Background: an optimization exercise with open tools, aiming at small area. Do not read the settings as production practice.
The RTL was checked by simulation tests, not by an equivalence proof against the original design.
The series may have gaps, and a smaller design here may also do less where the tests do not look.

==> design/flow/design.v <==
module surrounding(CLK,rst,EN,TRIG1,TRIG2,TRIG3,TRIG4,TRIG5,ECHO1,ECHO2,ECHO3,ECHO4,ECHO5,min,distance);
input CLK;                
input rst;                
input EN;                 
output reg [3:0] distance;
output reg TRIG1,TRIG2,TRIG3,TRIG4,TRIG5;          
input ECHO1,ECHO2,ECHO3,ECHO4,ECHO5;               
output reg [3:0] min;    
reg [24:0] count;
reg [24:0] count0,count1,count2,count3,count4,count5;
reg [24:0] countsg;
always @(posedge CLK)
begin
    if(rst)
    begin
        count<=0;
        TRIG1<=0;
        TRIG2<=0;
        TRIG3<=0;
        TRIG4<=0;
        TRIG5<=0;
    end
    else if(EN==1)
	 begin 
	     TRIG1<=0;
		  TRIG2<=0;
		  TRIG3<=0;
		  TRIG4<=0;
		  TRIG5<=0;
	 end
	 else if(EN==0)
	 begin
	     if(count==0|count==1)  
		  begin
		        TRIG1<=1;
		        TRIG2<=1;
		        TRIG3<=1;
		        TRIG4<=1;
		        TRIG5<=1;
				  count<=count+1;
		  end
		  else if(count==5000)         
		  begin 
		        TRIG1<=0;
		        TRIG2<=0;
		        TRIG3<=0;
		        TRIG4<=0;
		        TRIG5<=0;
		        count<=0;
		  end
		  else 
		  begin 
		        TRIG1<=0;
		        TRIG2<=0;
		        TRIG3<=0;
		        TRIG4<=0;
		        TRIG5<=0;
				  count<=count+1;
		  end
	  end
end
always @(posedge CLK)
if(rst)
begin
    count0<=0;
    count1<=0;
    count2<=0;
    count3<=0;
    count4<=0;
    count5<=0;
    min<=0;
    distance<=0;
end
else
begin
    if(count0==5000)
	 begin
	     count0<=0;
	     count1<=0;
		  count2<=0;
		  count3<=0;
		  count4<=0;
		  count5<=0;
		  min<=0;
    end	  
	 else
	 begin
		   count0<=count0+1;
	      if(ECHO1==1)
			begin 
				count1<=count1+1;
			end
			if(ECHO2==1)
			begin 
			count2<=count2+1;
			end
			if(ECHO3==1)
			begin 
			count3<=count3+1;
			end
			if(ECHO4==1)
			begin 
			count4<=count4+1;
			end
			if(ECHO5==1)
			begin 
				count5<=count5+1;
			end
	 end
	 if(ECHO1+ECHO2+ECHO3+ECHO4+ECHO5==4)
	 begin
	     if(count1>58&&count2>58&&count3>58&&count4>58&&count5>58)  
		  begin
		      min<=0;
				distance<=0;
        end
        else if(ECHO1==0)
        begin
            min<=1;
				distance<=count1*10/58;
        end
        else if(ECHO2==0)
        begin
            min<=2;
				distance<=count2*10/58;
        end
        else if(ECHO3==0)
        begin
            min<=3;
            distance<=count3*10/58;
		  end 
        else if(ECHO4==0)
        begin
            min<=4;
				distance<=count4*10/58;
        end
        else if(ECHO5==0)
        begin
            min<=5;
				distance<=count5*10/58;
        end			  
	 end
end
endmodule
module surrounding_driver(CLK,rst,CE20,EN,minsg,SG90);
input EN;                 
input [3:0] minsg;
output reg SG90;    
input CLK;                    
input rst;                    
input CE20;                   
reg [24:0] pwm;
reg [24:0] count;
always @(posedge CLK)
begin
	  if(rst) pwm<=0;
	  else if(CE20)
	  case(minsg)
		  0:begin pwm<=0; end
		  1:begin pwm<=40;  end
		  2:begin pwm<=60; end
		  3:begin pwm<=80; end
		  4:begin pwm<=100;end
		  5:begin pwm<=120; end
		  default: pwm<=0; 
	  endcase
end
always @(posedge CLK)
begin
     if(rst)
	  begin
	       count<=0;
	       SG90<=0;
	  end
     else if(count==1000)
	  begin
	       count<=0;
	  end
	  else if(count<pwm) 
	       begin 
			     SG90<=1;
				  count<=count+1;
			 end
	  else
	       begin
			     SG90<=0;
				  count<=count+1;
			 end
end
endmodule
module display_dis(clk,rst,distance,dig,seg);
input clk;
input rst;
input [3:0]distance;
output reg[3:0]dig;
output reg[6:0]seg;
reg[3:0]data1,data2;
reg[3:0]data;
reg q;
always@(posedge clk)
if(rst)
begin
data1<=0;data2<=0;
end
else
begin
data1<=distance%10;
data2<=distance/10;
end
always @(posedge clk)
if(rst)
begin
	q<=0;dig<=0;data<=0;
end
else
begin
	q<=q+1;
	case(q)
	1'd0 : begin dig<=4'b0001; data<=data1; end
	1'd1 : begin dig<=4'b0010; data<=data2; end
	endcase
end
always @(data)
begin 
	case(data)
   4'd0 : seg=7'b1111110;
   4'd1 : seg=7'b0110000;
   4'd2 : seg=7'b1101101;
   4'd3 : seg=7'b1111001;
   4'd4 : seg=7'b0110011;
   4'd5 : seg=7'b1011011;
   4'd6 : seg=7'b1011111;
   4'd7 : seg=7'b1110000;
   4'd8 : seg=7'b1111111;
   4'd9 : seg=7'b1111011;
   default : seg=7'b1111110;
   endcase
end
endmodule
module sur(
    input        CLK,
    input        rst,
    input        EN_sur,
    input        ECHO1,
    input        ECHO2,
    input        ECHO3,
    input        ECHO4,
    input        ECHO5,
    output       TRIG1,
    output       TRIG2,
    output       TRIG3,
    output       TRIG4,
    output       TRIG5,
    output       SG90,
    output [3:0] dig,
    output [6:0] seg,
    output [3:0] dis
);
wire [3:0] min;
wire [3:0] distance;
reg [24:0] count2;
reg        CLK2;
wire       CE20 = (count2 == 2000) && !CLK2;
always @(posedge CLK)
begin
    if (rst)
    begin
        count2 <= 0;
        CLK2   <= 0;
    end
    else if (count2 == 2000)
    begin
        count2 <= 0;
        CLK2   <= ~CLK2;
    end
    else
        count2 <= count2 + 1;
end
surrounding inst4(
    .CLK(CLK), .rst(rst), .EN(EN_sur),
    .TRIG1(TRIG1), .TRIG2(TRIG2), .TRIG3(TRIG3), .TRIG4(TRIG4), .TRIG5(TRIG5),
    .ECHO1(ECHO1), .ECHO2(ECHO2), .ECHO3(ECHO3), .ECHO4(ECHO4), .ECHO5(ECHO5),
    .min(min), .distance(distance)
);
surrounding_driver inst1(
    .CLK(CLK), .rst(rst), .CE20(CE20), .EN(EN_sur), .minsg(min), .SG90(SG90)
);
display_dis inst(
    .clk(CLK), .rst(rst), .distance(distance), .dig(dig), .seg(seg)
);
assign dis = distance;
endmodule
==> design/flow/run.sh <==
#!/bin/bash
# synth_recipe.tcl (not shown) runs the flow's synth.tcl, then flattens the netlist and writes it again
# the make line also repeats each setting of config.mk as NAME=value (left out here)
make -C /OpenROAD-flow-scripts/flow DESIGN_CONFIG=/design/flow/config.mk WORK_HOME=/design/flow/orfs CLKGATE_MAP_FILE= SYNTH_SCRIPT=/design/flow/synth_recipe.tcl finish
==> design/flow/config.mk <==
export PLATFORM = sky130hd
export DESIGN_NAME = sur
export DESIGN_NICKNAME = sur
export VERILOG_FILES = /design/flow/design.v
export SDC_FILE = /design/flow/constraint.sdc
export NUM_CORES = 4
export LEC_CHECK = 0
export CAP_MARGIN = 20
export CORE_MARGIN = 2
export CORE_UTILIZATION = 40
export SLEW_MARGIN = 20
==> design/flow/constraint.sdc <==
create_clock -name core_clock -period 25.0 [get_ports {CLK}]
set_input_delay 5.0000 -clock core_clock [delete_from_list [all_inputs] [get_ports {CLK}]]
set_output_delay 5.0000 -clock core_clock [all_outputs]
set_load 0.01 [all_outputs]
==> impl_metrics.json, run 1 <==
{
  "grt_pass1_vias": 22071,
  "drtIter0Drc": 1445,
  "grt_pass1_wl_mm": 110,
  "arrival_ns": 21.12,
  "postCtsSetupRepairBufs": 0,
  "synth_common_cells": "nor2_1 (397), nand2_1 (322), ha_1 (261)",
  "setup-violations-final": 0,
  "maxSlewViolCount": 0,
  "placed_cell_area_mm2": 0.0266,
  "seq_share": 0.184,
  "synth_ff_type": "dfxtp_1",
  "grt_max_degree": 78,
  "largestClassByArea": "multi-input combinational cells",
  "antenna_found_initial": 0,
  "n_antenna_cell": 0,
  "yosysMostFrequentCell": "nor2_1",
  "multi_input_area_share": 0.712,
  "ant_nets": 0,
  "place.gp.congestion": 0.896,
  "status": "finished clean",
  "place_ws_ns": 3.95,
  "fin_skew_ns": 0.0177,
  "crit_slowest_cell": "a31oi_1",
  "crit_required_ns": 25.50,
  "max_stage_delay_ns": 0.72,
  "maxCapViolations": 0,
  "ys_seq_area_frac": 0.197,
  "die-area_mm2": 0.0668,
  "clkSlewWorstSetupHoldPaths_ns": 0.07,
  "regArea_mm2": 0.00510,
  "io_pins": 29,
  "first_pass_iters": 5,
  "critPathBufInv": 2,
  "post-route-util": 0.433
}
run 1: final timing paths:
| check | startpoint | endpoint | cells after the start |
|---|---|---|---|
| worst max-delay path | ECHO1 | inst4.distance[0] | 54 |
| worst min-delay path | inst1.pwm[5] | inst1.pwm[5] | 2 |
| worst max register to register | inst4.count5[1] | inst4.distance[0] | 56 |
| worst min register to register | inst1.pwm[5] | inst1.pwm[5] | 2 |
run 1: per-layer routing:
metal,vias up,wire (um),GRT usage
li1,12135,-,-
met3,79,2220,0.0169
met4,0,1070,0.0405
met5,-,0,0
met1,11081,32700,0.268
met2,366,30000,0.321
run 1: cells by family after synthesis:
group | synth area share
AND/OR/NAND/NOR | 0.255
AO/OA/AOI/OAI | 0.242
XOR/XNOR | 0.106
adder cells (fa/ha/maj) | 0.133
flip-flops | 0.197
buffers and inverters | 0.0396
multiplexers | 0.0276
other | 0.000145
Run 1, wire density map:
Drawn at 1.5 px/um. The die is cut into 26 by 26 equal tiles; white is low, dark blue is high, scaled to the fullest tile. Values are wire area over tile area, all layers added.
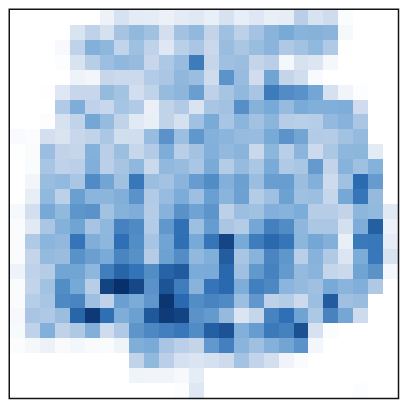
emptiest ninth of the die: north-west
nearly empty tiles: 21%
densest ninth of the die: centre
fullest tile: 0.49
mean over tiles: 0.15
total number of vias: 23661
total track usage: 0.192
wire per inst: 15.9 um

Run 1, CTS result over the die:
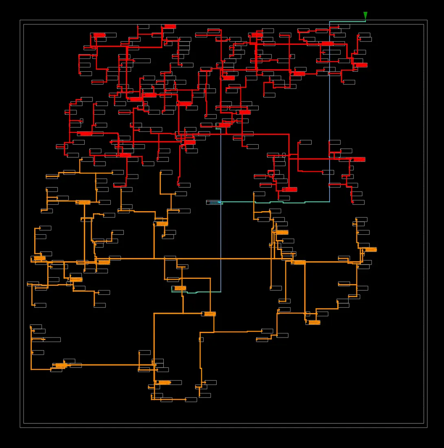
Sinks on Clock Net: 255
clk root buf: clkbuf_16

Run 1, worst path highlighted:
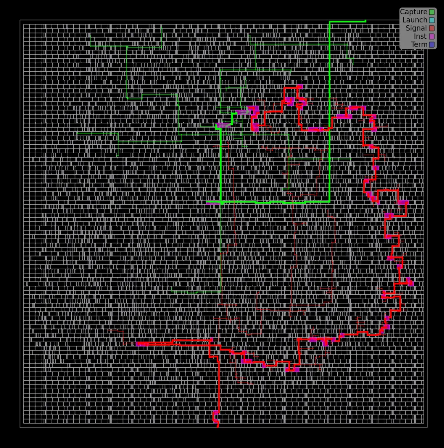
non-filler cells, final: 4152
Final WS setup: 4.38 ns
minimum clock period: 20.62 ns
Total Neg Setup Slack: 0 ns

Run 1, drive-strength map:
Drawn at 2 px/um.
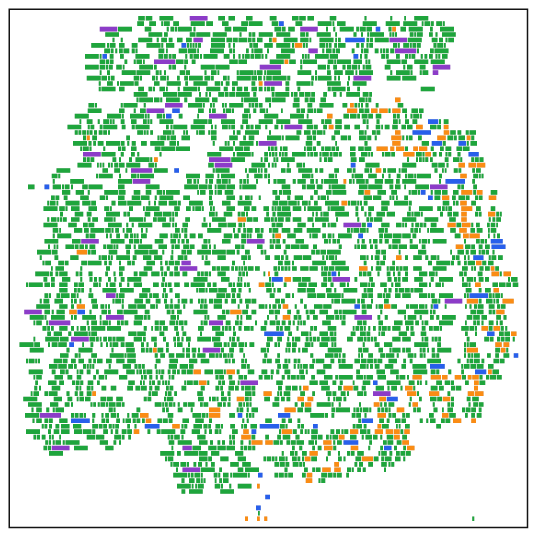
| colour | size | cells | share | most used |
|---|---|---|---|---|
| green | drive 1 or less | 3046 | 92% | nor2_1 |
| blue | drive 3 to 4 | 51 | 1.5% | buf_4 |
| orange | drive 2 | 155 | 4.7% | mux2_2 |
| purple | drive 6 and up | 45 | 1.4% | clkbuf_16 |
Buffers, non-clock: 42
Design Area, Final: 0.0278 mm2
area delta synth->final: 7.34%

--- run 2 (diff from run 1) ---
==> design/flow/design.v (replaced) <==
module sur(
    input        CLK,
    input        rst,
    input        EN_sur,
    input        ECHO1,
    input        ECHO2,
    input        ECHO3,
    input        ECHO4,
    input        ECHO5,
    output       TRIG1,
    output       TRIG2,
    output       TRIG3,
    output       TRIG4,
    output       TRIG5,
    output       SG90,
    output [3:0] dig,
    output [6:0] seg,
    output [3:0] dis
);
reg [12:0] tc;
reg        trig;
wire tc_end = tc[12] & tc[9] & tc[8] & tc[7] & tc[3];    
wire tc_low = ~|tc[12:1];                                 
always @(posedge CLK)
begin
    trig <= ~EN_sur & tc_low;
    if (rst)
        tc <= 0;
    else if (!EN_sur)
        tc <= tc_end ? 13'd0 : tc + 13'd1;
end
assign TRIG1 = trig;
assign TRIG2 = trig;
assign TRIG3 = trig;
assign TRIG4 = trig;
assign TRIG5 = trig;
reg [12:0] fc;
wire clr = fc[12] & fc[9] & fc[8] & fc[7] & fc[3];      
always @(posedge CLK)
    if (rst | clr)
        fc <= 0;
    else
        fc <= fc + 13'd1;
wire [4:0] echo = {ECHO5, ECHO4, ECHO3, ECHO2, ECHO1};
reg  [3:0] q [0:4];
reg  [4:0] r [0:4];
reg  [4:0] far;                   
integer i;
always @(posedge CLK)
    for (i = 0; i < 5; i = i + 1)
        if (rst | clr) begin
            q[i]   <= 0;
            r[i]   <= 0;
            far[i] <= 0;
        end else if (echo[i]) begin
            if (r[i] >= 5'd24) begin
                r[i] <= r[i] - 5'd24;
                q[i] <= q[i] + 4'd1;
            end else
                r[i] <= r[i] + 5'd5;
            if (q[i] == 4'd10 && r[i] == 5'd0)
                far[i] <= 1'b1;
        end
reg [2:0] min;
reg [3:0] dreg;
wire four = (echo == 5'b11110) | (echo == 5'b11101) | (echo == 5'b11011) |
            (echo == 5'b10111) | (echo == 5'b01111);
wire all_far = &far;
wire [3:0] qsel = ({4{~ECHO1}} & q[0]) | ({4{~ECHO2}} & q[1]) | ({4{~ECHO3}} & q[2]) |
                  ({4{~ECHO4}} & q[3]) | ({4{~ECHO5}} & q[4]);
wire [2:0] nsel = ~ECHO1 ? 3'd1 : ~ECHO2 ? 3'd2 : ~ECHO3 ? 3'd3 : ~ECHO4 ? 3'd4 : 3'd5;
always @(posedge CLK)
    if (rst) begin
        min  <= 0;
        dreg <= 0;
    end else if (four) begin
        min  <= all_far ? 3'd0 : nsel;
        dreg <= all_far ? 4'd0 : qsel;
    end else if (clr)
        min  <= 0;
assign dis = dreg;
reg [10:0] dc;
reg        ph;
wire dc_end = dc[10] & dc[9] & dc[8] & dc[7] & dc[6] & dc[4];   
always @(posedge CLK)
    if (rst) begin
        dc <= 0;
        ph <= 0;
    end else if (dc_end) begin
        dc <= 0;
        ph <= ~ph;
    end else
        dc <= dc + 11'd1;
wire ce20 = dc_end & ~ph;
reg [2:0] pw;
always @(posedge CLK)
    if (rst)
        pw <= 0;
    else if (ce20)
        pw <= min;
reg [9:0] pc;
reg       sg;
wire pc_end = pc[9] & pc[8] & pc[7] & pc[6] & pc[5] & pc[3];    
reg below;
always @*
    case (pw)
        3'd1: below = pc < 10'd40;
        3'd2: below = pc < 10'd60;
        3'd3: below = pc < 10'd80;
        3'd4: below = pc < 10'd100;
        3'd5: below = pc < 10'd120;
        default: below = 1'b0;
    endcase
always @(posedge CLK)
begin
    if (rst | pc_end)
        pc <= 0;
    else
        pc <= pc + 10'd1;
    if (!pc_end)
        sg <= below;
end
assign SG90 = sg;
reg [3:0] dd;
reg       ph2;
reg [3:0] data;
always @(posedge CLK)
begin
    if (rst) begin
        dd  <= 0;
        ph2 <= 0;
    end else begin
        dd  <= dreg;
        ph2 <= ~ph2;
    end
    data <= ph2 ? {3'd0, dd >= 4'd10} : (dd >= 4'd10 ? dd - 4'd10 : dd);
end
assign dig = {2'b00, ~ph2, ph2};
reg [6:0] sg7;
always @*
    case (data)
        4'd0: sg7 = 7'b1111110;
        4'd1: sg7 = 7'b0110000;
        4'd2: sg7 = 7'b1101101;
        4'd3: sg7 = 7'b1111001;
        4'd4: sg7 = 7'b0110011;
        4'd5: sg7 = 7'b1011011;
        4'd6: sg7 = 7'b1011111;
        4'd7: sg7 = 7'b1110000;
        4'd8: sg7 = 7'b1111111;
        4'd9: sg7 = 7'b1111011;
        default: sg7 = 7'b1111110;
    endcase
assign seg = sg7;
endmodule
--- a/design/flow/config.mk
+++ b/design/flow/config.mk
@@ -8,4 +8,7 @@
 export CAP_MARGIN = 20
 export CORE_MARGIN = 2
 export CORE_UTILIZATION = 40
+export CTS_BUF_LIST = sky130_fd_sc_hd__clkbuf_4
+export CTS_CLUSTER_DIAMETER = 100
+export CTS_CLUSTER_SIZE = 30
 export SLEW_MARGIN = 20
Run 2, CTS result over the die:
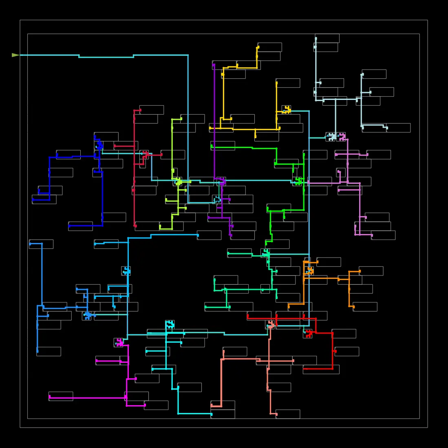
Sinks on Clock Net: 119
TritonCTS Buffers: 17
clk root buf: clkbuf_4
num sequential: 119

Run 2, metal layers overlaid:
Drawn at 4 px/um.
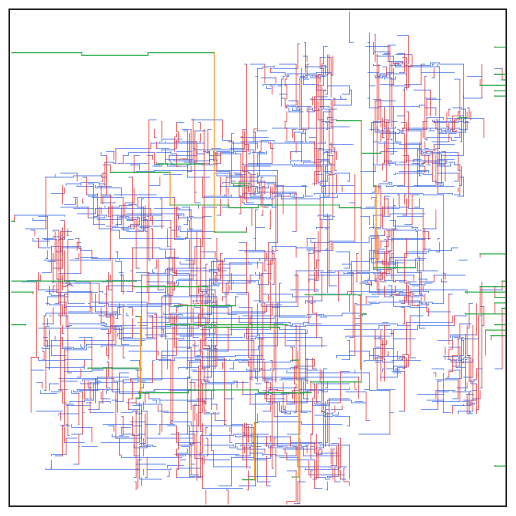
| colour | layer | wire length |
|---|---|---|
| blue | met1 | 5250 um |
| red | met2 | 5190 um |
| orange | met4 | 201 um |
| green | met3 | 456 um |
total number of vias: 4403
wire per inst: 12.9 um
WL final: 11.1 mm

==> impl_metrics.json, run 2 <==
{
  "grt_pass1_vias": 4188,
  "fin_cells": 859,
  "fin_setup_tns_ns": 0,
  "met3_length_um": 455,
  "synth_ff_type": "dfxtp_1",
  "grt_max_degree": 63,
  "io_pins": 29,
  "synth_compound_area_frac": 0.127,
  "setup-violations-final": 0,
  "startpoint": "data[1]",
  "path_depth": 6,
  "yosysMostFrequentCell": "dfxtp_1",
  "status": "finished clean",
  "met3_usage": 0.0458,
  "ant_nets": 0,
  "maxSlewViolCount": 0,
  "finalInstanceArea_mm2": 0.00644,
  "setup_slack_ns": 17.85,
  "antenna_found_initial": 0,
  "crit_required_ns": 20.00,
  "fin_skew_ns": 0.0128,
  "fin_crit_ns": 7.15,
  "synth-xor-area-share": 0.0975,
  "timing.rr.start": "fc[7]"
}
[run 2: cell count changes in the layout (fill, tap and decap cells not counted), sizes merged, moves of 99 or more]
cell | before | now
a21oi | 240 | 22
dfxtp | 255 | 118
ha | 261 | 36
nand2 | 325 | 33
nand3 | 118 | 17
nor2 | 400 | 107
o21ai | 185 | 22
xnor2 | 142 | 43
xor2 | 166 | 21
[run 2: final cells by class]
| type | instances | area share |
|---|---|---|
| clock buffers | 20 | 0.0233 |
| repair buffers | 28 | 0.0428 |
| well taps | 180 | 0.0350 |
| flip-flops and latches | 119 | 0.372 |
| clock inverters | 11 | 0.0243 |
| multi-input cells | 460 | 0.479 |
| inverters | 41 | 0.0239 |
--- run 3 (diff from run 2) ---
--- a/design/flow/config.mk
+++ b/design/flow/config.mk
@@ -8,7 +8,4 @@
 export CAP_MARGIN = 20
 export CORE_MARGIN = 2
 export CORE_UTILIZATION = 40
-export CTS_BUF_LIST = sky130_fd_sc_hd__clkbuf_4
-export CTS_CLUSTER_DIAMETER = 100
-export CTS_CLUSTER_SIZE = 30
 export SLEW_MARGIN = 20
Run 3, worst path highlighted:
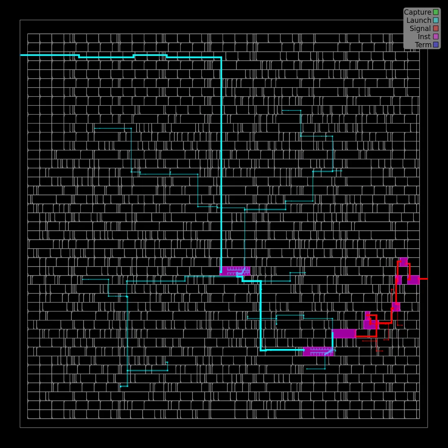
Final WS setup: 17.96 ns
minimum clock period: 7.04 ns

Run 3, CTS result over the die:
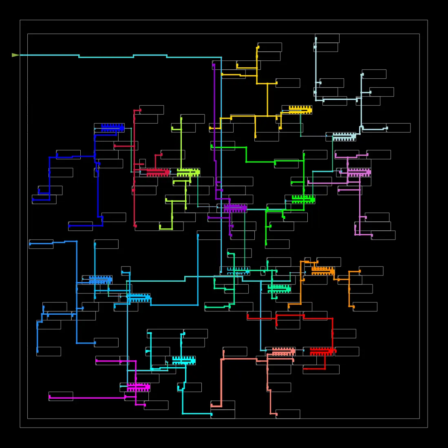
# H-tree levels: 4
clk root buf: clkbuf_16

==> impl_metrics.json, run 3 <==
{
  "status": "finished clean",
  "worstReg2RegEnd": "q[1][3]",
  "wl_met2_mm": 5.45,
  "grt_pass1_vias": 4237,
  "arrival_ns": 2.04,
  "place_ws_ns": 17.85,
  "via_per_inst": 5.15,
  "max_stage_delay_ns": 0.47,
  "syn2layout_area_growth_pct": 17.5,
  "synth_common_cells": "dfxtp_1 (118), nor2_1 (107), xnor2_1 (43)",
  "r2r_cells": 5,
  "largest_register_ffs": 25,
  "place.gp.congestion": 0.814,
  "placed_cell_area_mm2": 0.00613,
  "io_pins": 29,
  "met2_usage": 0.267,
  "reg_top3": "r: 25 flops, q: 20 flops",
  "layout.nets": 711,
  "track_usage": 0.162,
  "finalInstanceArea_mm2": 0.00675,
  "fin_skew_ns": 0.00959,
  "critPathBufInv": 2,
  "grt_pass1_wl_mm": 19.4,
  "clkSlewWorstSetupHoldPaths_ns": 0.05,
  "min_path_type": "register to register",
  "maxCapViolations": 0,
  "first_pass_iters": 4,
  "regMostFlops": "r",
  "post-route-util": 0.485,
  "synth_ff_type": "dfxtp_1",
  "setup-violations-final": 0,
  "antenna_found_initial": 0,
  "drtIter0Drc": 258,
  "crit_required_ns": 20.00,
  "die-area_mm2": 0.0153,
  "cts_sinks": 119,
  "ant_nets": 0,
  "cts_buffers": 17,
  "holdPathStages": 1,
  "routed_wl_mm": 11.3,
  "met3_length_um": 303,
  "post_drt_wl_per_cell_um": 13.2,
  "grt_max_degree": 63,
  "highest_layer": "met4",
  "grt-busiest-layer": "met2",
  "via_count": 4425,
  "hold_end": "data[0]",
  "fin_setup_tns_ns": 0,
  "crit_slowest_cell": "clkdlybuf4s50_1",
  "fin_cells": 859,
  "timing.rr.start": "fc[7]",
  "yosysMostFrequentCell": "dfxtp_1",
  "n_antenna_cell": 0,
  "ys_seq_area_frac": 0.416,
  "grt_use_met1": 0.198,
  "postCtsSetupRepairBufs": 0,
  "wl_met1_mm": 5.44
}
-- run 3: cell counts after synthesis --
No cell type changed its count.
-- run 3: kinds of logic after synthesis --
logic type	synth area share
AO/OA/AOI/OAI	0.127
XOR/XNOR	0.0975
adder cells (fa/ha/maj)	0.0783
buffers and inverters	0.0501
flip-flops	0.416
multiplexers	0.0261
other	0.000652
AND/OR/NAND/NOR	0.205
-- run 3: final cells by class --
class                   count  area, um2  share of cell area
clock buffers              23        478              0.0708
inverters                  41        154              0.0228
well taps                 180        225              0.0333
clock inverters             8        145              0.0215
repair buffers             28        275              0.0408
multi-input cells         460       3080               0.457
flip-flops and latches    119       2390               0.354
-- run 3: worst max path at each step --
stage | start | end | depth (start not counted)
after global routing | data[1] | seg[2] | 5
after CTS | data[1] | seg[6] | 6
after detailed placement | rst | q[1][3] | 6
after floorplan | ECHO5 | dreg[0] | 5
final | data[1] | seg[6] | 6
after global placement | rst | q[3][3] | 6
--- run 4 (diff from run 3) ---
--- a/design/flow/config.mk
+++ b/design/flow/config.mk
@@ -7,5 +7,6 @@
 export LEC_CHECK = 0
 export CAP_MARGIN = 20
 export CORE_MARGIN = 2
-export CORE_UTILIZATION = 40
+export CORE_UTILIZATION = 70
+export CTS_BUF_LIST = sky130_fd_sc_hd__clkbuf_8 sky130_fd_sc_hd__clkbuf_4
 export SLEW_MARGIN = 20
Run 4, pin map:
Drawn at 4 px/um. Pins as bars across the die edge, other pins in grey.
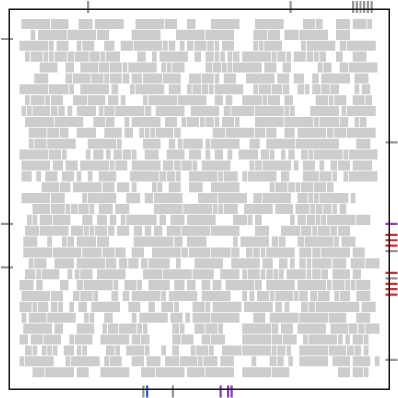
| colour | port | pins | direction | edge |
|---|---|---|---|---|
| red | `seg` | 7 | output | east |
| blue | `rst` | 1 | input | south |
| purple | `dis` | 4 | output | 3 south, 1 east |
all pins by edge: 12 east, 8 north, 6 south, 3 west
Die Wd: 94.6 um
Port-buffer cells: 26

Run 4, drive-strength map:
Drawn at 4 px/um.
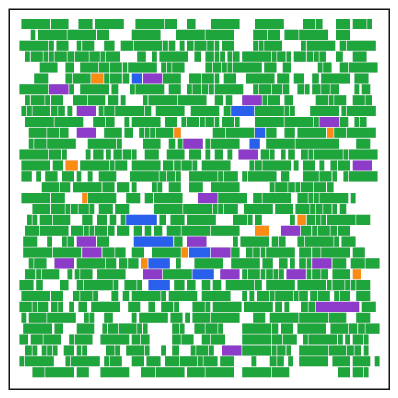
| colour | size | cells | share | most used |
|---|---|---|---|---|
| orange | drive 2 | 10 | 1.5% | clkinv_2 |
| blue | drive 3 to 4 | 10 | 1.5% | mux2_4 |
| green | drive 1 or less | 633 | 94% | dfxtp_1 |
| purple | drive 6 and up | 22 | 3.3% | clkbuf_8 |
Final WS setup: 17.95 ns
area delta synth->final: 11.0%

==> impl_metrics.json, run 4 <==
{
  "met2_usage": 0.457,
  "io_pins": 29,
  "clock-root-buffer": "clkbuf_8",
  "critPathBufInv": 2,
  "met3_length_um": 305,
  "drtIter0Drc": 192,
  "fin_crit_ns": 7.05,
  "placed_cell_area_mm2": 0.00604,
  "post-route-util": 0.789,
  "timing.rr.start": "fc[7]",
  "ys_seq_area_frac": 0.416,
  "fin_setup_tns_ns": 0,
  "maxCapViolations": 0,
  "finalHoldWorstSlack_ns": 0.434,
  "status": "finished clean",
  "min_path_type": "register to register",
  "post_drt_wl_per_cell_um": 13.8,
  "reg_top3": "r: 25 flops, q: 20 flops",
  "track_usage": 0.261,
  "crit_required_ns": 20.00,
  "fin_cells": 780,
  "grt_pass1_wl_mm": 18.5,
  "routed_wl_mm": 10.7,
  "grt_use_met1": 0.307,
  "grt_max_degree": 63,
  "synth_ff_type": "dfxtp_1",
  "yosysTopAreaCellShare": 0.411,
  "largest_register_ffs": 25,
  "cts_sinks": 119,
  "cts_buffers": 17,
  "startpoint": "data[1]",
  "postCtsSetupRepairBufs": 0,
  "grt_pass1_vias": 4207,
  "yosysMostFrequentCell": "dfxtp_1",
  "antenna_found_initial": 0,
  "ant_nets": 0,
  "finalInstanceArea_mm2": 0.00638,
  "wl_met1_mm": 5.00,
  "highest_layer": "met4",
  "layout.nets": 711,
  "setup-violations-final": 0,
  "place.gp.congestion": 0.857,
  "place_ws_ns": 17.89,
  "hp-start": "dd[0]",
  "grt-busiest-layer": "met2",
  "first_pass_iters": 5,
  "arrival_ns": 2.05,
  "maxSlewViolCount": 0,
  "regMostFlops": "r"
}
==> run 4: cell counts after synthesis <==
No cell type changed its count.
==> run 4: worst reg2reg max path: cells and delay by family, from the launching register on <==
family,cells,cell delay (ns)
buf+inv,1,0.51
simple gates,3,0.46
flops,1,0.43
compound gates,1,0.17
==> run 4: layout make-up <==
type	count	area (um2)	area share
inverters	41	154	0.0241
clock buffers	22	297	0.0465
clock inverters	5	50.0	0.00784
flip-flops and latches	119	2390	0.375
repair buffers	28	275	0.0431
well taps	105	131	0.0206
multi-input cells	460	3080	0.483
==> run 4: worst paths after layout <==
kind | depth (start not counted) | to
setup / recovery | 6 | seg[6]
hold / removal | 1 | data[0]
setup reg to reg | 5 | q[1][3]
hold reg to reg | 1 | data[0]
==> run 4: cell families (layout without fill, tap and decap cells) <==
logic type | count (synthesis) | after routing | synth area share
other | 1 | 2 | 0.000652
DFF | 119 | 119 | 0.416
muxes | 13 | 13 | 0.0261
buffers and inverters | 66 | 96 | 0.0501
and+or+nand+nor | 243 | 243 | 0.205
xor gates and xnor gates | 64 | 64 | 0.0975
AOI/OAI and AO/OA | 102 | 102 | 0.127
adders and majority gates | 36 | 36 | 0.0783
--- run 5 (diff from run 4) ---
==> design/flow/flow/run.sh (new file) <==
#!/bin/bash
# Standard ORFS layout with two changes: ports get the smallest buffer
# (buf_1) and the clock tree uses few clkbuf_8 leaf drivers, no dummy loads.
set -e
cat >> config.mk <<'EOC'
export BUFFER_PORTS_ARGS = -buffer_cell sky130_fd_sc_hd__buf_1
export CTS_ARGS = -sink_clustering_enable -repair_clock_nets -dont_use_dummy_load -buf_list sky130_fd_sc_hd__clkbuf_8 -sink_clustering_size 40 -sink_clustering_max_diameter 200
EOC
bash standard.sh > standard.log 2>&1
==> design/flow/standard.sh (new file) <==
#!/bin/bash
# synth_recipe.tcl (not shown) runs the flow's synth.tcl, then flattens the netlist and writes it again
# the make line also repeats each setting of config.mk as NAME=value (left out here)
make -C /OpenROAD-flow-scripts/flow DESIGN_CONFIG=/design/flow/config.mk WORK_HOME=/design/flow/orfs CLKGATE_MAP_FILE= SYNTH_SCRIPT=/design/flow/synth_recipe.tcl "${@:-finish}"
--- a/design/flow/config.mk
+++ b/design/flow/config.mk
@@ -7,6 +7,7 @@
 export LEC_CHECK = 0
 export CAP_MARGIN = 20
 export CORE_MARGIN = 2
-export CORE_UTILIZATION = 70
-export CTS_BUF_LIST = sky130_fd_sc_hd__clkbuf_8 sky130_fd_sc_hd__clkbuf_4
+export CORE_UTILIZATION = 40
 export SLEW_MARGIN = 20
+export BUFFER_PORTS_ARGS = -buffer_cell sky130_fd_sc_hd__buf_1
+export CTS_ARGS = -sink_clustering_enable -repair_clock_nets -dont_use_dummy_load -buf_list sky130_fd_sc_hd__clkbuf_8 -sink_clustering_size 40 -sink_clustering_max_diameter 200
removed: design/flow/run.sh
Run 5, pin map:
Drawn at 4 px/um. Pins as bars across the die edge, other pins in grey.
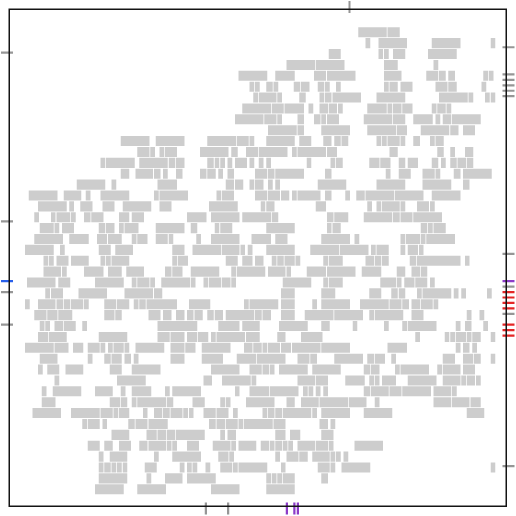
| colour | port | pins | direction | edge |
|---|---|---|---|---|
| red | `seg` | 7 | output | east |
| purple | `dis` | 4 | output | 3 south, 1 east |
| blue | `rst` | 1 | input | west |
die height: 124 um
Die Wd: 124 um

Run 5, metal layers overlaid:
Drawn at 4 px/um.
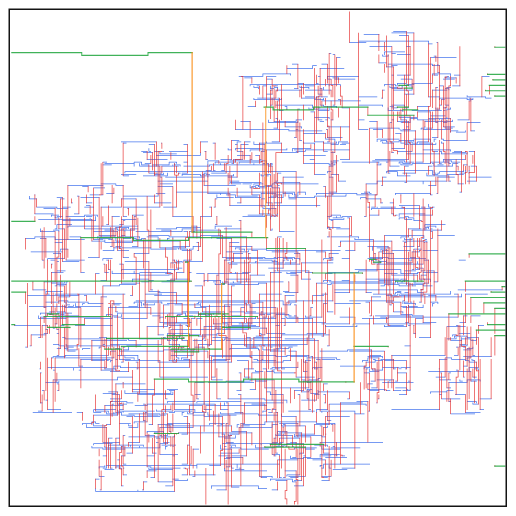
| colour | layer | wire length |
|---|---|---|
| red | met2 | 5260 um |
| blue | met1 | 5400 um |
| orange | met4 | 142 um |
| green | met3 | 562 um |
wire per inst: 13.4 um
total track usage: 0.161

==> impl_metrics.json, run 5 <==
{
  "status": "finished clean",
  "worstReg2RegEnd": "q[1][3]",
  "holdPathStages": 1,
  "place_ws_ns": 18.20,
  "ant_nets": 0,
  "layout.nets": 711,
  "max_stage_delay_ns": 0.36,
  "fin_crit_ns": 6.69,
  "path_depth": 6,
  "yosysTopAreaCellShare": 0.411,
  "arrival_ns": 1.69,
  "grt-busiest-layer": "met2",
  "synth_ff_type": "dfxtp_1",
  "fin_cells": 845,
  "setup_slack_ns": 18.31,
  "syn2layout_area_growth_pct": 7.88,
  "crit_required_ns": 20.00,
  "post-route-util": 0.445,
  "finalHoldWorstSlack_ns": 0.445,
  "clkSlewWorstSetupHoldPaths_ns": 0.07,
  "n_antenna_cell": 0,
  "postCtsSetupRepairBufs": 0,
  "grt_pass1_vias": 4244,
  "regMostFlops": "r",
  "met2_usage": 0.264,
  "wl_met1_mm": 5.40,
  "finalInstanceArea_mm2": 0.00620,
  "maxSlewViolCount": 0,
  "hold_end": "pc[0]",
  "r2r_cells": 5,
  "routed_wl_mm": 11.4,
  "maxCapViolations": 0,
  "crit_slowest_cell": "dfxtp_1",
  "multiInputGateArea_mm2": 0.00308,
  "io_pins": 29,
  "highest_layer": "met4",
  "clock-root-buffer": "clkbuf_8",
  "via_per_inst": 5.26,
  "fin_skew_ns": 0.0241,
  "largest_register_ffs": 25,
  "port_buffers": 26
}
-- run 5: cell types whose count changed in the layout (fill, tap and decap cells not counted), sizes merged --
| cell | delta |
|---|---|
| clkdlybuf4s50 | -26 |
| clkbuf | -5 |
| bufinv | -1 |
| clkinv | -4 |
| buf | +26 |
-- run 5: logic make-up after synthesis --
group                      count (synthesis)  share of synthesized area
AOI/OAI and AO/OA                        102                      0.127
xor gates and xnor gates                  64                     0.0975
adders and majority gates                 36                     0.0783
buffers and inverters                     66                     0.0501
DFF                                      119                      0.416
muxes                                     13                     0.0261
other                                      1                   0.000652
and+or+nand+nor                          243                      0.205
-- run 5: final cells by class --
cell class | count | area share
Clock buffer | 17 | 0.0377
Inverter | 41 | 0.0248
Multi-Input combinational cell | 460 | 0.497
Sequential cell | 119 | 0.386
Tap cell | 180 | 0.0363
Timing Repair Buffer | 28 | 0.0182
--- run 6 (diff from run 5) ---
--- a/design/flow/design.v
+++ b/design/flow/design.v
@@ -19,28 +19,31 @@
 );
 reg [12:0] tc;
 reg        trig;
-wire tc_end = tc[12] & tc[9] & tc[8] & tc[7] & tc[3];    
-wire tc_low = ~|tc[12:1];                                 
+wire tc_end = ~tc[12] & tc[11] & tc[10] & ~tc[9] & ~tc[7] & tc[4] & ~tc[3] & ~tc[2] & ~tc[1] & ~tc[0];
+wire tc_low = ~|tc[12:1];
 always @(posedge CLK)
 begin
     trig <= ~EN_sur & tc_low;
     if (rst)
         tc <= 0;
     else if (!EN_sur)
-        tc <= tc_end ? 13'd0 : tc + 13'd1;
+        tc <= tc_end ? 13'd0 : {tc[11:0], ~(tc[12] ^ tc[5])};
 end
 assign TRIG1 = trig;
 assign TRIG2 = trig;
 assign TRIG3 = trig;
 assign TRIG4 = trig;
 assign TRIG5 = trig;
+localparam [12:0] FC0 = 13'b0011001111010;
 reg [12:0] fc;
-wire clr = fc[12] & fc[9] & fc[8] & fc[7] & fc[3];      
+wire clr = ~fc[11] & ~fc[9] & ~fc[7] & ~fc[5] & fc[4] & ~fc[3] & fc[2] & ~fc[1] & fc[0];
 always @(posedge CLK)
     if (rst | clr)
-        fc <= 0;
+        fc <= FC0;
     else
-        fc <= fc + 13'd1;
+        fc <= {fc[11:0], ~(fc[12] ^ fc[2])};
+localparam [31:0] R_FB = 32'h0072ff8d;    
+localparam [31:0] R_CY = 32'h0000aa11;    
 wire [4:0] echo = {ECHO5, ECHO4, ECHO3, ECHO2, ECHO1};
 reg  [3:0] q [0:4];
 reg  [4:0] r [0:4];
@@ -50,15 +53,13 @@
     for (i = 0; i < 5; i = i + 1)
         if (rst | clr) begin
             q[i]   <= 0;
-            r[i]   <= 0;
+            r[i]   <= 5'b11111;
             far[i] <= 0;
         end else if (echo[i]) begin
-            if (r[i] >= 5'd24) begin
-                r[i] <= r[i] - 5'd24;
+            r[i] <= {r[i][3:0], R_FB[r[i]]};
+            if (R_CY[r[i]])
                 q[i] <= q[i] + 4'd1;
-            end else
-                r[i] <= r[i] + 5'd5;
-            if (q[i] == 4'd10 && r[i] == 5'd0)
+            if (q[i] == 4'd10 && r[i] == 5'b11111)
                 far[i] <= 1'b1;
         end
 reg [2:0] min;
@@ -79,18 +80,19 @@
     end else if (clr)
         min  <= 0;
 assign dis = dreg;
+localparam [10:0] DC0 = 11'b10001101000;
 reg [10:0] dc;
 reg        ph;
-wire dc_end = dc[10] & dc[9] & dc[8] & dc[7] & dc[6] & dc[4];   
+wire dc_end = dc[9] & dc[7] & dc[6] & dc[5] & dc[4] & dc[3] & dc[2] & dc[1] & dc[0];
 always @(posedge CLK)
     if (rst) begin
-        dc <= 0;
+        dc <= DC0;
         ph <= 0;
     end else if (dc_end) begin
-        dc <= 0;
+        dc <= DC0;
         ph <= ~ph;
     end else
-        dc <= dc + 11'd1;
+        dc <= {dc[9:0], ~(dc[10] ^ dc[1])};
 wire ce20 = dc_end & ~ph;
 reg [2:0] pw;
 always @(posedge CLK)
Run 6, pin map:
Drawn at 4 px/um. Pins as bars across the die edge, other pins in grey.
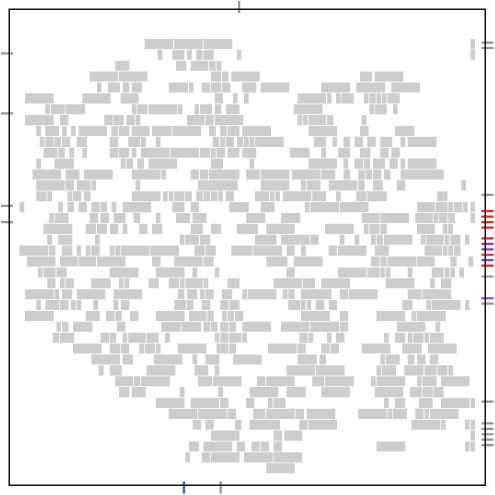
| colour | port | pins | direction | edge |
|---|---|---|---|---|
| blue | `rst` | 1 | input | south |
| purple | `dis` | 4 | output | east |
| red | `seg` | 7 | output | east |
all pins by edge: 22 east, 4 west, 2 south, 1 north
die height: 119 um
Die Wd: 119 um

Run 6, metal layers overlaid:
Drawn at 4 px/um.
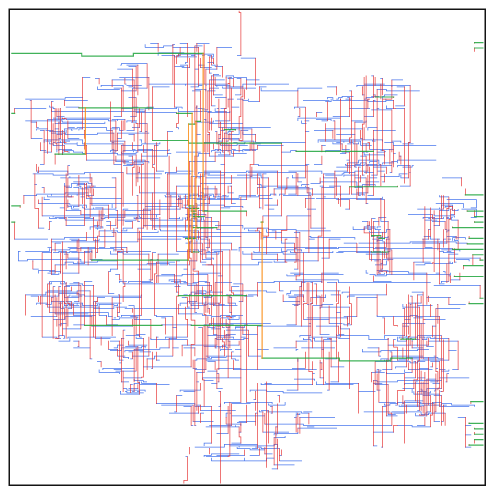
| colour | layer | wire length |
|---|---|---|
| green | met3 | 389 um |
| red | met2 | 4320 um |
| orange | met4 | 182 um |
| blue | met1 | 4870 um |
total number of vias: 3819
WL final: 9.76 mm
wire per inst: 13.0 um
total track usage: 0.145

==> impl_metrics.json, run 6 <==
{
  "status": "finished clean",
  "synth_top_family_by_area": "simple AND/OR/NAND/NOR gates",
  "h-tree-depth": 4,
  "clkSlewWorstSetupHoldPaths_ns": 0.06,
  "crit_required_ns": 20.00,
  "setup-violations-final": 0,
  "finalInstanceArea_mm2": 0.00565,
  "die-area_mm2": 0.0141,
  "grt_max_degree": 39,
  "n_antenna_cell": 0,
  "synthAdderAreaFrac": 0.0428,
  "place_ws_ns": 18.22,
  "grt_pass1_wl_mm": 16.6,
  "max_stage_delay_ns": 0.35,
  "grt_pass1_vias": 3644,
  "fin_skew_ns": 0.0252,
  "yosysMostFrequentCell": "dfxtp_1",
  "port_buffers": 26,
  "finalHoldWorstSlack_ns": 0.416,
  "setup_slack_ns": 18.34,
  "drtIter0Drc": 197,
  "syn2layout_area_growth_pct": 7.54,
  "regArea_mm2": 0.00239,
  "largest_register_ffs": 25,
  "fin_setup_tns_ns": 0,
  "crit_slowest_cell": "dfxtp_1",
  "maxSlewViolCount": 0,
  "min_path_type": "register to register",
  "fin_cells": 750,
  "clock-root-buffer": "clkbuf_8",
  "place.gp.congestion": 0.844,
  "synth_ff_type": "dfxtp_1",
  "ys_seq_area_frac": 0.455,
  "synth_compound_area_frac": 0.144,
  "synth_common_cells": "dfxtp_1 (118), nor2_1 (63), nand2_1 (37)",
  "synth-simple-area-share": 0.209,
  "cts_sinks": 119,
  "yosysTopAreaCellShare": 0.449,
  "synth-xor-area-share": 0.0383,
  "via_per_inst": 5.09,
  "placed_cell_area_mm2": 0.00542,
  "antenna_found_initial": 0,
  "io_pins": 29,
  "muxShareOfSynthArea": 0.0571,
  "regMostFlops": "r",
  "reg_top3": "r: 25 flops, q: 20 flops"
}
[run 6: per-layer routing]
| layer | vias up | routed length, um | GRT usage |
|---|---|---|---|
| met5 | - | 0 | 0 |
| met4 | 0 | 181 | 0.0655 |
| met3 | 17 | 389 | 0.0497 |
| met2 | 71 | 4320 | 0.225 |
| met1 | 1768 | 4870 | 0.183 |
| li1 | 1963 | - | - |
[run 6: path summary, 6_finish.rpt]
check                           endpoint  startpoint  cells after the start  slack (ns)
worst max register to register    min[0]       fc[2]                      4       23.23
worst min-delay path               fc[9]       fc[8]                      1        0.42
worst max-delay path              seg[6]     data[1]                      6       18.34
worst min register to register     fc[9]       fc[8]                      1        0.42
[run 6: critical path, delay by kind of cell, from the launching register on]
family | cells | cell delay, ns
DFF | 1 | 0.35
and+or+nand+nor | 2 | 0.44
buffers and inverters | 2 | 0.24
adders and majority gates | 1 | 0.17
AOI/OAI and AO/OA | 1 | 0.05
[run 6: cell type report]
cell class | count | area share
repair buffers | 27 | 0.0186
inverters | 29 | 0.0201
multi-input cells | 386 | 0.459
well taps | 172 | 0.0381
clock buffers | 17 | 0.0414
flip-flops and latches | 119 | 0.423
--- run 7 (diff from run 6) ---
==> design/flow/run.sh (new file) <==
#!/bin/bash
# synth_recipe.tcl (not shown) runs the flow's synth.tcl, then flattens the netlist and writes it again
# the make line also repeats each setting of config.mk as NAME=value (left out here)
make -C /OpenROAD-flow-scripts/flow DESIGN_CONFIG=/design/flow/config.mk WORK_HOME=/design/flow/orfs CLKGATE_MAP_FILE= SYNTH_SCRIPT=/design/flow/synth_recipe.tcl finish
==> design/flow/config.mk (replaced) <==
export PLATFORM = sky130hd
export DESIGN_NAME = sur
export DESIGN_NICKNAME = sur
export VERILOG_FILES = /design/flow/design.v
export SDC_FILE = /design/flow/constraint.sdc
export NUM_CORES = 4
export LEC_CHECK = 0
export CAP_MARGIN = 20
export CORE_MARGIN = 2
export CORE_UTILIZATION = 40
export CTS_BUF_LIST = sky130_fd_sc_hd__clkbuf_4
export CTS_CLUSTER_DIAMETER = 100
export CTS_CLUSTER_SIZE = 30
export SLEW_MARGIN = 20
removed: design/flow/flow/run.sh
removed: design/flow/standard.sh
Run 7, CTS result over the die:
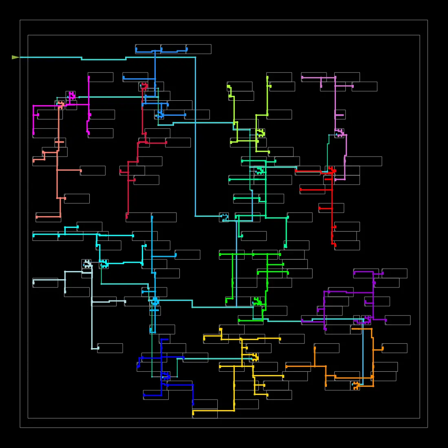
clk root buf: clkbuf_4

Run 7, metal layers overlaid:
Drawn at 4 px/um.
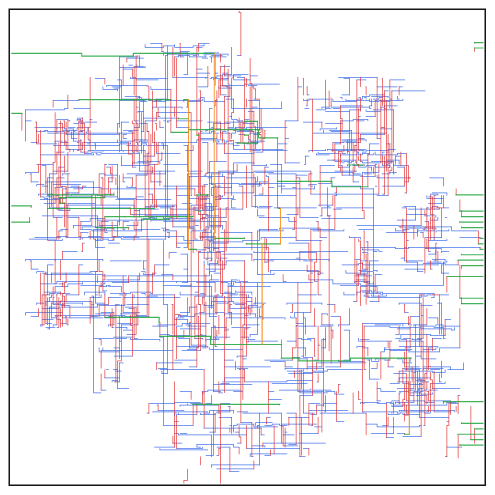
| colour | layer | wire length |
|---|---|---|
| green | met3 | 482 um |
| orange | met4 | 156 um |
| blue | met1 | 4660 um |
| red | met2 | 4310 um |
total track usage: 0.147
total number of vias: 3834
wire per inst: 12.6 um
WL final: 9.60 mm

==> impl_metrics.json, run 7 <==
{
  "status": "finished clean",
  "synth_top_family_by_area": "simple AND/OR/NAND/NOR gates",
  "reg_top3": "r: 25 flops, q: 20 flops",
  "yosysTopAreaCellShare": 0.449,
  "regMostFlops": "r",
  "grt_max_degree": 39,
  "layout.nets": 606,
  "multiInputGateArea_mm2": 0.00259,
  "drtIter0Drc": 176,
  "fin_crit_ns": 7.14,
  "place.gp.congestion": 0.807,
  "min_path_type": "register to register",
  "postCtsSetupRepairBufs": 0,
  "yosysMostFrequentCell": "dfxtp_1",
  "regArea_mm2": 0.00239,
  "port_buffers": 26,
  "critPathBufInv": 2,
  "synth_area_leaders": "dfxtp_1 (45%), mux2i_1 (4.6%), nor2_1 (4.5%), ha_1 (4.3%), nand2_1 (2.6%)",
  "synth_edf_count": 1,
  "arrival_ns": 2.14,
  "n_antenna_cell": 0,
  "finalHoldWorstSlack_ns": 0.431,
  "synth_compound_area_frac": 0.144,
  "antenna_found_initial": 0,
  "ys_types": 60,
  "syn2layout_area_growth_pct": 11.3,
  "ys_seq_area_frac": 0.455,
  "crit_required_ns": 20.00,
  "setup_slack_ns": 17.86,
  "synthAdderAreaFrac": 0.0428,
  "placed_cell_area_mm2": 0.00558,
  "setup-violations-final": 0,
  "fin_skew_ns": 0.0204,
  "synth-xor-area-share": 0.0383,
  "die_height_um": 119,
  "synth_ff_type": "dfxtp_1",
  "met2_usage": 0.237,
  "clkSlewWorstSetupHoldPaths_ns": 0.11,
  "grt_pass1_vias": 3739,
  "synth-simple-area-share": 0.209,
  "finalInstanceArea_mm2": 0.00585,
  "met3_usage": 0.0574,
  "grt_pass1_wl_mm": 16.7,
  "max_stage_delay_ns": 0.56,
  "ant_nets": 0,
  "die-area_mm2": 0.0141,
  "fin_setup_tns_ns": 0,
  "cts_sinks": 119,
  "h-tree-depth": 4,
  "io_pins": 29,
  "grt_use_met1": 0.175,
  "place_ws_ns": 17.89,
  "grt-busiest-layer": "met2",
  "fin_cells": 765,
  "critPathTopFamily": "buffers and inverters",
  "crit_slowest_cell": "clkdlybuf4s50_1",
  "via_per_inst": 5.01,
  "post-route-util": 0.460
}
==> run 7: cell counts after synthesis <==
No cell type changed its count.
==> run 7: path summary, 6_finish.rpt <==
| check | startpoint | end | slack [ns] | cells past startpoint |
|---|---|---|---|---|
| worst min register to register | fc[8] | fc[9] | 0.43 | 1 |
| worst max register to register | fc[2] | r[3][3] | 23.27 | 3 |
| worst max-delay path | data[1] | seg[2] | 17.86 | 5 |
| worst min-delay path | fc[8] | fc[9] | 0.43 | 1 |
==> run 7: area by class of cell <==
type | instances | area share
Sequential cell | 119 | 0.409
Tap cell | 172 | 0.0368
Clock inverter | 15 | 0.0242
Timing Repair Buffer | 27 | 0.0458
Inverter | 29 | 0.0195
Multi-Input combinational cell | 386 | 0.443
Clock buffer | 17 | 0.0218
==> run 7: layer usage <==
metal | up-vias | part of all wire
met1 | 1758 | 0.49
met3 | 13 | 0.050
li1 | 1991 | -
met4 | 0 | 0.016
met2 | 72 | 0.45
met5 | - | 0

==> gallery <==
Wire density map.
(a)
Drawn at 3 px/um. The die is cut into 24 by 24 equal tiles; white is low, dark blue is high, scaled to the fullest tile. Values are wire area over tile area, all layers added.
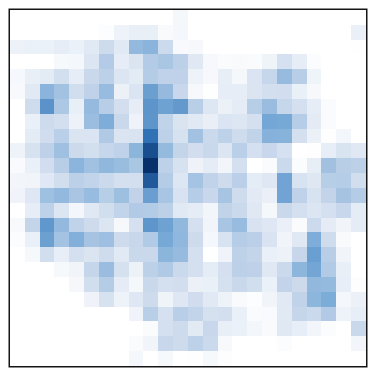
(b)
Drawn at 3 px/um. The die is cut into 25 by 25 equal tiles; white is low, dark blue is high, scaled to the fullest tile. Values are wire area over tile area, all layers added.
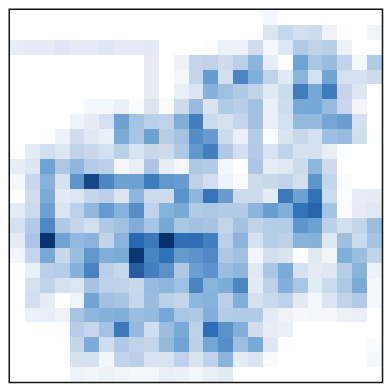
(c)
Drawn at 4 px/um. The die is cut into 19 by 19 equal tiles; white is low, dark blue is high, scaled to the fullest tile. Values are wire area over tile area, all layers added.
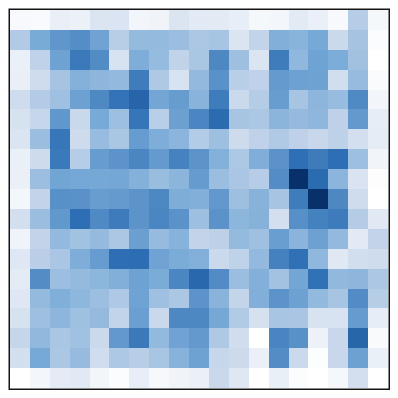
(c) comes from run 4.
(b) comes from run 5.
(a) comes from run 6.
The one with the smallest die is (c).

Key to (a):
fullest tile: 0.68
densest ninth of the die: centre
tiles over half the peak: 3.8%


==> notes/layouts.md <==
Pictures saved along the way, in no particular order.

Wire density map.
Plate I
Drawn at 3 px/um. The die is cut into 25 by 25 equal tiles; white is low, dark blue is high, scaled to the fullest tile. Values are wire area over tile area, all layers added.
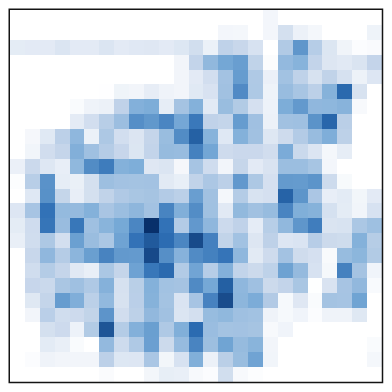
Plate II
Drawn at 3 px/um. The die is cut into 24 by 24 equal tiles; white is low, dark blue is high, scaled to the fullest tile. Values are wire area over tile area, all layers added.
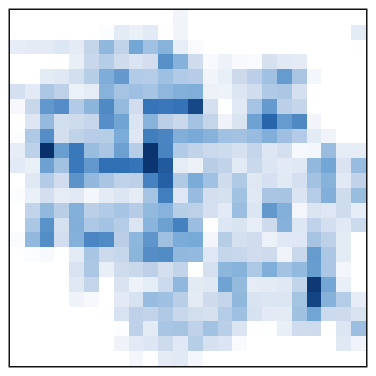
Plate I -> run 3
Plate II -> run 7

afterwards: timing with drivers on the ports:
How much do the figures lean on ideal ports? The routed layouts below were timed once more, with nothing changed but the port constraints. Step 1, drivers: a clkbuf_16 drives CLK and a buf_2 each remaining input, both assumed. Step 2 moves the port delays by t, midway between the first and last clock arrival at a register: inputs arrive t later, outputs are due t later. That takes back most of the time a late clock gives input paths. a / b / c = ideal / step 1 / step 2; a / b = the first two.
| run | shift t [ns] | slack for setup (ns) | clock arrival spread, ns | worst data-port slew with drivers (ns) | cell pins on the clock port's net |
|---|---|---|---|---|---|
| run 1 | 0.662 | 4.376 / 4.413 / 3.751 | 0.018 / 0.018 | 0.03 | 1 |
| run 2 | 0.528 | 17.854 / 17.823 / 17.827 | 0.013 / 0.013 | 0.04 | 1 |
| run 3 | 0.448 | 17.964 / 17.921 / 17.839 | 0.011 / 0.011 | 0.04 | 1 |
| run 4 | 0.451 | 17.948 / 17.914 / 17.879 | 0.010 / 0.010 | 0.03 | 1 |
| run 5 | 0.453 | 18.308 / 18.275 / 18.175 | 0.025 / 0.025 | 0.05 | 1 |
| run 6 | 0.450 | 18.341 / 18.308 / 18.230 | 0.027 / 0.027 | 0.03 | 1 |
| run 7 | 0.569 | 17.858 / 17.824 / 17.889 | 0.020 / 0.020 | 0.04 | 1 |
After both steps every run listed still meets setup and hold. The setup slack of run 1, which loses most, moves by +0.037 ns with the drivers and by -0.625 ns with both steps.
